Context: an optimization exercise on an open-source flow, tuned for small area, a short achievable clock period and few clock cycles. The choices shown serve that exercise and are no tape-out recipe.
Function was checked by simulation only, so behaviour that the tests miss may differ from the original.
Some runs may be left out. An edit can pass the tests and still lose a function that they never use.

==> run_1/clock_map.png <==
Scale bar: 100 µm.
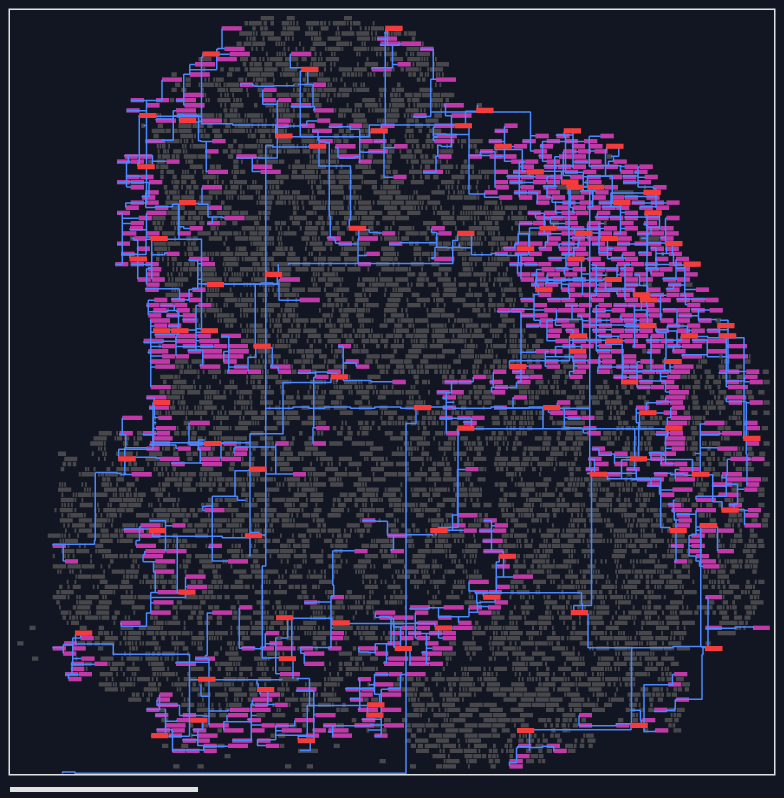
==> run_1/cell_classes.png <==
Scale bar: 100 µm. Fill, decap, tap and diode cells in gray.
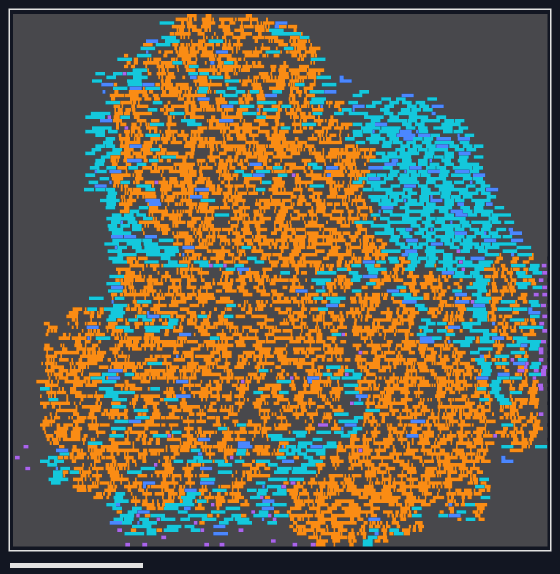
==> run_1/pdn.png <==
Pins as bars on the die edge.
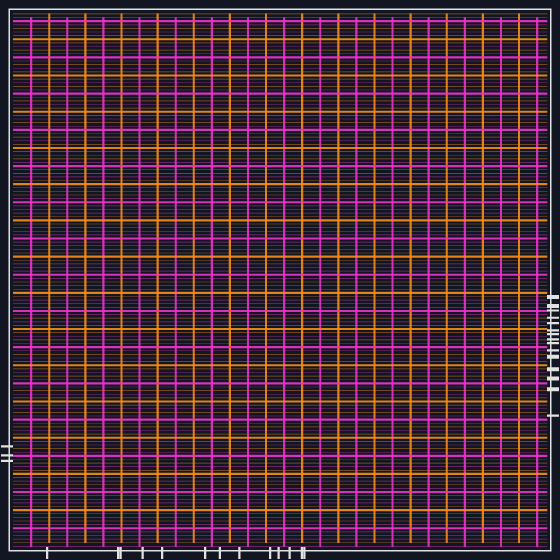
## config.mk

```make
export PLATFORM = sky130hd
export DESIGN_NAME = CNN
export DESIGN_NICKNAME = CNN
export VERILOG_FILES = /design/flow/design.v
export SDC_FILE = /design/flow/constraint.sdc
export NUM_CORES = 4
export LEC_CHECK = 0
export CAP_MARGIN = 20
export CORE_MARGIN = 2
export CORE_UTILIZATION = 40
export PLACE_DENSITY = 0.6
export SLEW_MARGIN = 20
```

## run.sh

```bash
#!/bin/bash
# synth_recipe.tcl (not shown) runs the flow's synth.tcl, then flattens the netlist and writes it again
# the make line also repeats each setting of config.mk as NAME=value (left out here)
make -C /OpenROAD-flow-scripts/flow DESIGN_CONFIG=/design/flow/config.mk WORK_HOME=/design/flow/orfs CLKGATE_MAP_FILE= SYNTH_SCRIPT=/design/flow/synth_recipe.tcl finish
```

## constraint.sdc

```tcl
create_clock -name core_clock -period 14.0 [get_ports {clk}]
set_input_delay 2.8000 -clock core_clock [delete_from_list [all_inputs] [get_ports {clk}]]
set_output_delay 2.8000 -clock core_clock [all_outputs]
set_load 0.01 [all_outputs]
```

## design.v

```verilog
module CNN(
    input                       clk,
    input                       rst_n,
    input                       in_valid,
    input      signed [15:0]    in_data,
    input                       opt,
    output reg                  out_valid,
    output reg signed [15:0]    out_data
);
reg [15:0] ring [0:35];
reg [15:0] kr [0:8];
reg [6:0] cnt;           
reg       opt_r;
localparam LAST = 7'd68;    
integer n;
always @(posedge clk) begin
    ring[0] <= (cnt < 7'd36) ? in_data : ring[35];
    for (n = 1; n < 36; n = n + 1) ring[n] <= ring[n-1];
    if (cnt >= 7'd36 && cnt <= 7'd44) begin
        kr[0] <= in_data;
        for (n = 1; n < 9; n = n + 1) kr[n] <= kr[n-1];
    end
end
always @(posedge clk or negedge rst_n) begin
    if (!rst_n) begin
        cnt <= 7'd0;
        opt_r <= 1'b0;
    end else begin
        if (cnt == 7'd0) begin
            if (in_valid) begin
                cnt <= 7'd1;
                opt_r <= opt;
            end
        end else if (cnt == LAST)
            cnt <= 7'd0;
        else
            cnt <= cnt + 7'd1;
    end
end
wire [15:0] t0 = ring[8],  t1 = ring[7],  t2 = ring[6];
wire [15:0] t3 = ring[2],  t4 = ring[1],  t5 = ring[0];
wire [15:0] t6 = ring[32], t7 = ring[31], t8 = ring[30];
wire signed [15:0] t8s = t8;
wire signed [15:0] k8s = kr[0];
reg [15:0] a0_q, a1_q;
reg signed [31:0] p8_q;
always @(posedge clk) begin
    a0_q <= t0*kr[8] + t1*kr[7] + t2*kr[6] + t3*kr[5];
    a1_q <= t4*kr[4] + t5*kr[3] + t6*kr[2] + t7*kr[1];
    p8_q <= t8s * k8s;
end
wire [15:0] a = a0_q + a1_q;
wire signed [31:0] s = {{16{a[15]}}, a} + p8_q;
wire [15:0] f = (s < 0 && !opt_r) ? 16'd0 : s[15:0];
reg signed [15:0] f_q;
always @(posedge clk) f_q <= f;
wire [6:0] w = cnt - 7'd47;
wire [2:0] wr = w / 6;         
wire [2:0] wc = w % 6;         
wire       fv = (cnt >= 7'd47) && (cnt <= 7'd68) && (wc < 3'd4);
wire       g  = wc[1];         
reg signed [15:0] mx0, mx1;
wire signed [15:0] mx = g ? mx1 : mx0;
wire signed [15:0] mxn = (f_q > mx) ? f_q : mx;
wire first = !wr[0] && !wc[0];
wire last  =  wr[0] &&  wc[0];
always @(posedge clk) begin
    if (fv && !last) begin
        if (g) mx1 <= first ? f_q : mxn;
        else   mx0 <= first ? f_q : mxn;
    end
    out_data <= mxn;
end
always @(posedge clk or negedge rst_n) begin
    if (!rst_n) out_valid <= 1'b0;
    else out_valid <= fv && last;
end
endmodule
```

==> Flow_metrics.wiki, run 1 <==
{| class="wikitable"
! Metric !! Value
|-
| Overall track demand over capacity in global routing || 0.212
|-
| Overflow left after global routing || 0
|-
| Proportion of layout cells with a drive suffix above 1 || 0.0410
|-
| Min Clock Period, post-route || about 8200 ps
|-
| Wire length on met3 || between 10 and 15 mm
|-
| Mux contribution to synthesized area || 0.00865
|-
| Wl on met1 || between 70 and 80 mm
|-
| Initial core utilization || 0.402
|-
| Launching point of the worst reg2reg path || kr[6][2]
|-
| Busiest layer in global routing || met2
|-
| Average wire length per cell after detail routing || around 20 µm
|-
| Clock-pin slew on the worst setup and hold paths || approximately 60 ps
|-
| Netlist area before placement || 64500 µm²
|-
| CTS resizes || 0
|-
| Number of antenna repair diodes || 0
|-
| Crit-path max cell delay || roughly 920 ps
|-
| CTS Hold Buffers Added || 0
|-
| Post-route fraction of the period consumed by the critical path || 0.588
|-
| Total I/O pin count || 37
|-
| Cell area reported after detailed placement || around 67000 µm²
|-
| Sequential cells || between 800 and 900
|-
| Input/output buffers || 36
|-
| 1st-iter DRT viols || between 2000 and 3000
|-
| Largest family of logic cells by synthesized area || adder cells
|-
| Multi-In Gates || 3760
|-
| DR DRC count || 0
|-
| Number of nets in the finished design || about 7600
|-
| Routed Antenna Nets || 0
|-
| Run status || timing/DRC/antenna clean
|-
| Footprint of the flip-flops and latches || 19000 µm²
|-
| Minimum hold slack || ~300 ps
|-
| Post-Layout Inst Area || slightly above 70000 µm²
|-
| Worst setup slack after layout || 5760 ps
|-
| Ys Warns || 3
|-
| Complex-gate fraction of the synthesized area || 0.0273
|-
| Highest clock rate || around 120 MHz
|-
| Dominant register cell in the synthesized netlist || sky130_fd_sc_hd__dfxtp_1
|-
| Number of non-clock inverters in the layout || about 1300
|-
| Beginning of the critical path || kr[6][2]
|-
| Capturing element of the worst setup path || a0_q[15]
|-
| Final hold violation count || 0
|-
| Multi-input gate share of the layout cell area || 0.567
|-
| R2r setup slk || 5760 ps
|-
| Clock latency (worst-skew pair) || between 700 and 800 ps
|-
| Post-synth EDFFs || 176
|-
| Largest area class, layout || multi-input gates
|-
| GR Layer Usage met1 || 0.290
|-
| Number of flip-flops under the largest register name || roughly 580
|-
| Cell types with the highest counts after synthesis || 1284 x sky130_fd_sc_hd__inv_1, 1044 x sky130_fd_sc_hd__fa_1, 932 x sky130_fd_sc_hd__nand2_1
|-
| Transition time of the tightest slew-check pin || approximately 1400 ps
|-
| Post-detailed-route via-to-cell ratio || roughly 4.9
|-
| X dimension of the die || about 410 µm
|-
| Stages on worst setup path || 23
|-
| HP Start || ring[3][10]
|-
| Topmost layer with routed signal wires || met4
|-
| Worst slew margin || 0.0478
|-
| Clock buffer count from CTS || 93
|-
| Share of synthesized registers carrying an async set or reset || 0.0105
|-
| WP data required || ~15000 ps
|-
| Post-synthesis net count || about 7700
|-
| Cell type with the highest aggregate area in the netlist || sky130_fd_sc_hd__fa_1
|-
| Worst Hold Path Cells || 0
|-
| Crit-path cells || nand2_1, fa_1, inv_1, fa_1, inv_1, fa_1, fa_1, fa_1, fa_1, inv_1, fa_1, inv_1, fa_1, inv_1, fa_1, fa_1, ha_1, and3_1, a21oi_1, a31oi_1, a21o_1, a21oi_1, xnor2_1
|-
| Cells after DPL || ~8000
|-
| Count leader, synth || sky130_fd_sc_hd__inv_1
|-
| Area of the die || approximately 160000 µm²
|-
| Master cell of the clock root buffer || sky130_fd_sc_hd__clkbuf_16
|-
| Critical Path Most Common Cell || sky130_fd_sc_hd__fa_1
|-
| Number of filler instances in the final layout || approximately 15000
|-
| Yosys top cell area share || 0.324
|-
| First-pass GRT wire length || 263 mm
|-
| Crit path buffers/inverters || 5
|-
| R2R cell count || 23
|-
| Adder and majority gate portion of the synthesized area || 0.422
|-
| Drt total wl || 168 mm
|-
| Via total after detailed routing || around 40000
|-
| Via count of the first global-routing pass || ~44000
|-
| Footprint of the multi-input gates || approximately 40000 µm²
|-
| # Max-Cap Violations || 0
|-
| Cell Count, Final, Fillers Out || 8313
|-
| Layout Skew || about 76 ps
|-
| HPWL after DPL || 132 mm
|-
| Clk buf depth || 3
|-
| Share of the yosys chip area belonging to registers || 0.294
|-
| Clkbuf count || about 120
|-
| CP delay by family, top || adder cells
|-
| Signal buffers || 74
|-
| Reg with most FFs || ring
|-
| Met2 usage || 0.345
|-
| Met3 Use GR || 0.0291
|-
| Crit Path Class || flip-flop to flip-flop
|-
| Clk sinks || 857
|-
| Leading cell types by total area after synthesis || sky130_fd_sc_hd__fa_1 32%, sky130_fd_sc_hd__dfxtp_1 21%, sky130_fd_sc_hd__ha_1 9.8%
|-
| Tapcell Cnt || 2160
|-
| Util after Layout || 0.439
|-
| Die span in y || just over 400 µm
|-
| Most frequent cells in the layout || 1284 x sky130_fd_sc_hd__inv_1, 1044 x sky130_fd_sc_hd__fa_1, 932 x sky130_fd_sc_hd__nand2_1
|-
| Number of storage elements in the synthesis netlist || 857
|-
| RSZ-0062 raised after global routing || no
|-
| Number of H-tree branching levels || 3
|-
| Worst setup EP type || flip-flop
|-
| Critical Path Slowest Stage Cell || sky130_fd_sc_hd__edfxtp_1
|-
| Pre-CTS worst setup slack || roughly 5800 ps
|-
| Number of standard cells after synthesis || 6087
|-
| Maximum fanout along the worst path || 15
|-
| Core box area || roughly 160000 µm²
|-
| Setup Total Neg Slack || 0 ps
|-
| Rows || 147
|-
| First-pass detailed-route iteration total || 6
|-
| # Post-CTS Setup Buffers || 0
|-
| Clock buffers and inverters, area share || 0.0474
|-
| Share of final layout cell area taken by non-clock buffers || 0.00934
|-
| Basic-gate share of the synthesized area counting and, or, nand and nor cells || 0.114
|-
| Slew Limit Fails || 0
|-
| Average cell area after synthesis || about 11 µm²
|-
| Startpoint types || flip-flop
|-
| Crit Reg-Reg Endpoint || a0_q[15]
|-
| Global placer's final weighted congestion || 0.917
|-
| Endpoint with the worst hold slack || ring[4][10]
|-
| Area share of xor/xnor cells in the synthesized design || 0.0470
|-
| Layout-stage area growth over the synthesis result || 9.27%
|}
Testbench counts for the RTL of run 1, summed over its fixed seeds: cycles 13,248.
-- clock_map.png (at the start) --
Key: flip-flops = magenta [count 857]; cells driving clock nets = red [count 93]; clock wires = blue [length 11700 µm]
There are 94 routed clock nets. Position of the flops: spread over the die.

-- cell_classes.png (at the start) --
Key: other buffers and delay cells = purple [cells 74]; flip-flops = cyan [cells 857]; all other logic = orange [cells 5046]; clock drivers and dummy loads = blue [cells 176]

-- pdn.png (at the start) --
Key: VSS = magenta; VDD = orange
148 met1 rails follow the rows. 37 signal pins sit on the boundary. 29 straps on met5. 29 straps on met4. The core has 147 rows.

--- run 2: outline of the changes from run 1 ---
design.v: 78 -> 2398 lines; modules unchanged: 0
  CNN: edited, 78 -> 2394 lines
  fa: new, 4 lines
==> module fa as of run 2 <==
module fa(input a, b, c, output s, co);
assign s = a ^ b ^ c;
assign co = (a & b) | (a & c) | (b & c);
endmodule
--- a/config.mk
+++ b/config.mk
@@ -11,2 +11,4 @@
 export PLACE_DENSITY = 0.6
 export SLEW_MARGIN = 20
+export SYNTH_HIERARCHICAL = 1
+export SYNTH_MINIMUM_KEEP_SIZE = 0
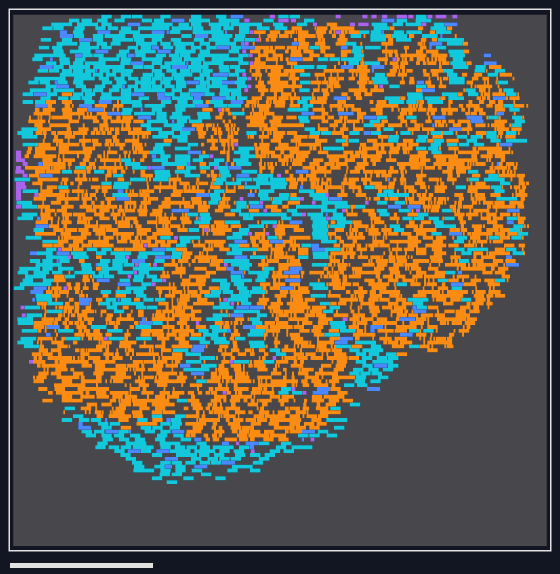
(run_2/cell_classes.png)
Scale bar: 100 µm. Fill, decap, tap and diode cells in gray.
Key: other buffers and delay cells = purple [cells 102]; flip-flops = cyan [cells 982]; clock drivers and dummy loads = blue [cells 186]; all other logic = orange [cells 3414]
Util after Layout: 0.446
Rows: 137
Post-Layout Inst Area: 62100 µm²

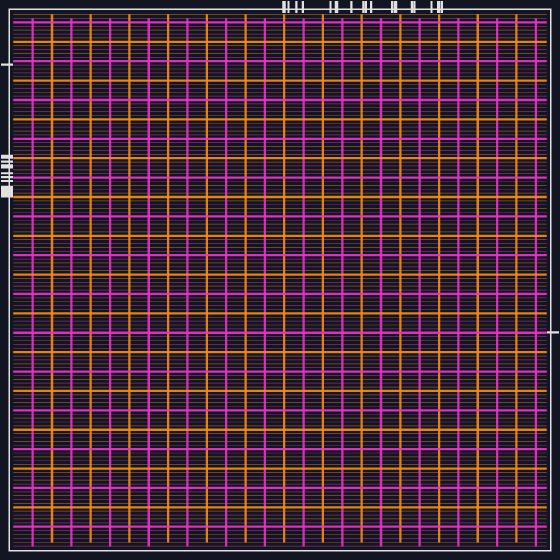
(run_2/pdn.png)
Pins as bars on the die edge.
Key: VSS = magenta; VDD = orange
27 straps on met4. 138 met1 rails follow the rows.

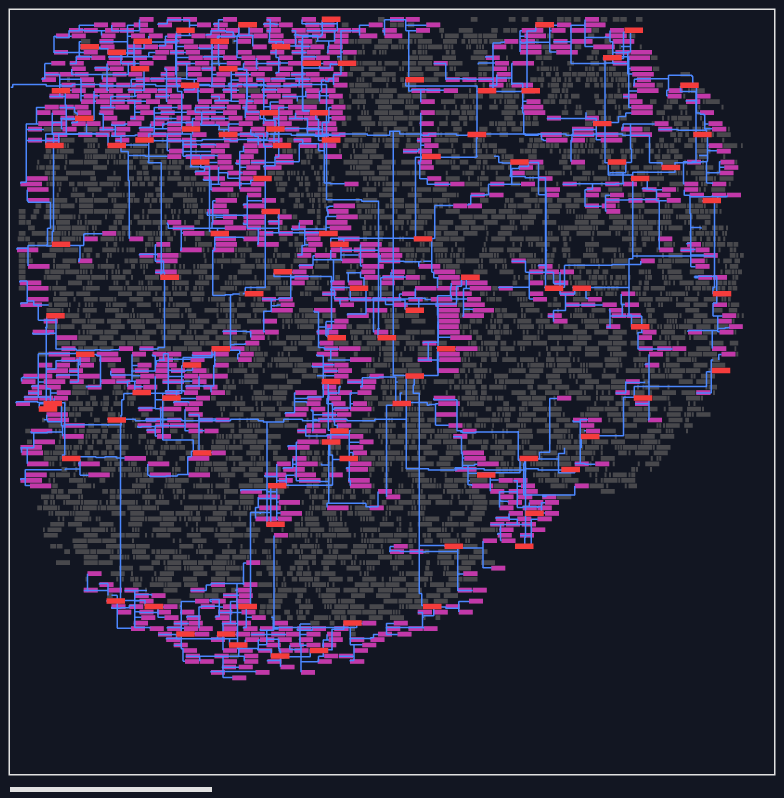
(run_2/clock_map.png)
Scale bar: 100 µm.
Key: cells driving clock nets = red [count 100]; clock wires = blue [length 11800 µm]; flip-flops = magenta [count 982]
There are 101 routed clock nets. Position of the flops: spread over the die.

==> run 2 against run 1 <==
  * Still clean on timing, DRC and antenna
  * Wire length fell by 13%
  * Setup slack better by 1400 ps
  * Final cell count decreased by 21%
==> Flow_metrics.wiki, run 2 <==
{| class="wikitable"
! Metric !! Value
|-
| Multi-input gate share of the layout cell area || 0.528 (was 0.567)
|-
| Post-synth EDFFs || 176 (unchanged)
|-
| Total I/O pin count || 37 (unchanged)
|-
| Initial core utilization || 0.403 (was 0.402)
|-
| Clock buffer count from CTS || 100 (was 93)
|-
| CTS resizes || 0 (unchanged)
|-
| Mux contribution to synthesized area || 0.00958 (was 0.00865)
|-
| GR Layer Usage met1 || 0.280 (was 0.290)
|-
| Largest family of logic cells by synthesized area || adder cells (unchanged)
|-
| Clock latency (worst-skew pair) || 730 ps (was 750 ps)
|-
| Clock-pin slew on the worst setup and hold paths || 70 ps (was 60 ps)
|-
| R2r setup slk || 7160 ps (was 5760 ps)
|-
| Footprint of the multi-input gates || 32800 µm² (was 40000 µm²)
|-
| Number of H-tree branching levels || 3 (unchanged)
|-
| Worst setup slack after layout || 7160 ps (was 5760 ps)
|-
| Area share of xor/xnor cells in the synthesized design || 0.0417 (was 0.0470)
|-
| Proportion of layout cells with a drive suffix above 1 || 0.0574 (was 0.0410)
|-
| Slew Limit Fails || 0 (unchanged)
|-
| RSZ-0062 raised after global routing || no (unchanged)
|-
| Sequential cells || 982 (was 857)
|-
| Share of final layout cell area taken by non-clock buffers || 0.0138 (was 0.00934)
|-
| Busiest layer in global routing || met2 (unchanged)
|-
| Netlist area before placement || 56100 µm² (was 64500 µm²)
|-
| # Max-Cap Violations || 0 (unchanged)
|-
| Cells after DPL || 6374 (was 8137)
|-
| Clock buffers and inverters, area share || 0.0574 (was 0.0474)
|-
| Run status || timing/DRC/antenna clean (unchanged)
|-
| Final hold violation count || 0 (unchanged)
|-
| Adder and majority gate portion of the synthesized area || 0.410 (was 0.422)
|-
| Share of the yosys chip area belonging to registers || 0.382 (was 0.294)
|-
| Launching point of the worst reg2reg path || a_q[15] (was kr[6][2])
|-
| Topmost layer with routed signal wires || met5 (was met4)
|-
| Multi-In Gates || 3121 (was 3760)
|-
| DR DRC count || 0 (unchanged)
|-
| Signal buffers || 102 (was 74)
|-
| Highest clock rate || 146 MHz (was 121 MHz)
|-
| Clk sinks || 982 (was 857)
|-
| Area of the die || 143000 µm² (was 164000 µm²)
|-
| Maximum fanout along the worst path || 16 (was 15)
|-
| Reg with most FFs || ring (unchanged)
|-
| Count leader, synth || sky130_fd_sc_hd__nand2_1 (was sky130_fd_sc_hd__inv_1)
|-
| Cell types with the highest counts after synthesis || 1226 x sky130_fd_sc_hd__nand2_1, 1043 x sky130_fd_sc_hd__fa_1, 797 x sky130_fd_sc_hd__dfxtp_1 (was 1284 x sky130_fd_sc_hd__inv_1, 1044 x sky130_fd_sc_hd__fa_1, 932 x sky130_fd_sc_hd__nand2_1)
|-
| Most frequent cells in the layout || 1226 x sky130_fd_sc_hd__nand2_1, 1043 x sky130_fd_sc_hd__fa_1, 796 x sky130_fd_sc_hd__dfxtp_1 (was 1284 x sky130_fd_sc_hd__inv_1, 1044 x sky130_fd_sc_hd__fa_1, 932 x sky130_fd_sc_hd__nand2_1)
|-
| Worst setup EP type || flip-flop (unchanged)
|-
| Min Clock Period, post-route || 6840 ps (was 8240 ps)
|-
| Largest area class, layout || multi-input gates (unchanged)
|-
| Overall track demand over capacity in global routing || 0.209 (was 0.212)
|-
| First-pass detailed-route iteration total || 6 (unchanged)
|-
| Pre-CTS worst setup slack || 7050 ps (was 5790 ps)
|-
| Number of non-clock inverters in the layout || 293 (was 1286)
|-
| Number of nets in the finished design || 5832 (was 7642)
|-
| R2R cell count || 21 (was 23)
|-
| 1st-iter DRT viols || 2921 (was 2728)
|-
| HPWL after DPL || 104 mm (was 132 mm)
|-
| Transition time of the tightest slew-check pin || 1210 ps (was 1430 ps)
|-
| Capturing element of the worst setup path || mx0[0] (was a0_q[15])
|-
| Crit Reg-Reg Endpoint || mx0[0] (was a0_q[15])
|-
| Complex-gate fraction of the synthesized area || 0.0128 (was 0.0273)
|-
| Cell type with the highest aggregate area in the netlist || sky130_fd_sc_hd__fa_1 (unchanged)
|-
| Footprint of the flip-flops and latches || 21500 µm² (was 19000 µm²)
|-
| Number of flip-flops under the largest register name || 576 (unchanged)
|-
| Minimum hold slack || 314 ps (was 296 ps)
|-
| Stages on worst setup path || 21 (was 23)
|-
| Clkbuf count || 143 (was 119)
|-
| Master cell of the clock root buffer || sky130_fd_sc_hd__clkbuf_16 (unchanged)
|-
| Post-detailed-route via-to-cell ratio || 5.10 (was 4.85)
|-
| Average cell area after synthesis || 12.2 µm² (was 10.6 µm²)
|-
| Share of synthesized registers carrying an async set or reset || 0.00916 (was 0.0105)
|-
| Input/output buffers || 36 (unchanged)
|-
| CP delay by family, top || simple AND/OR/NAND/NOR gates (was adder cells)
|-
| Cell Count, Final, Fillers Out || 6562 (was 8313)
|-
| Ys Warns || 8 (was 3)
|-
| # Post-CTS Setup Buffers || 0 (unchanged)
|-
| Crit path buffers/inverters || 4 (was 5)
|-
| Number of antenna repair diodes || 2 (was 0)
|-
| Layout Skew || 62.9 ps (was 75.6 ps)
|}
Testbench counts for the RTL of run 2, summed over its fixed seeds: cycles 13,056.

==> separate check: timing with driven ports <==
The flow's constraints put no driver on any port. The routed layouts listed below were extracted and timed again, unchanged, in two steps.
Step 1 assumes that a clkbuf_16 drives the clock port and a buf_2 every other input.
Step 2 times the ports against the registers' clock, not the clock port: input delays grow and output delays shrink by t, the midpoint of the rising clock arrivals with the driver on.
a / b / c = no drivers / after step 1 / after step 2; a / b = the first two.
run	shift t [ns]	setup slack, ns	latest minus earliest clock arrival (ns)	worst register clock-pin slew, ns	cell pins on the clock port's net
run 1	0.785	5.763 / 5.763 / 5.763	0.079 / 0.079	0.07 / 0.07	1
run 2	0.772	7.160 / 7.160 / 7.160	0.075 / 0.075	0.07 / 0.07	1
After both steps setup and hold are still met in every run listed.
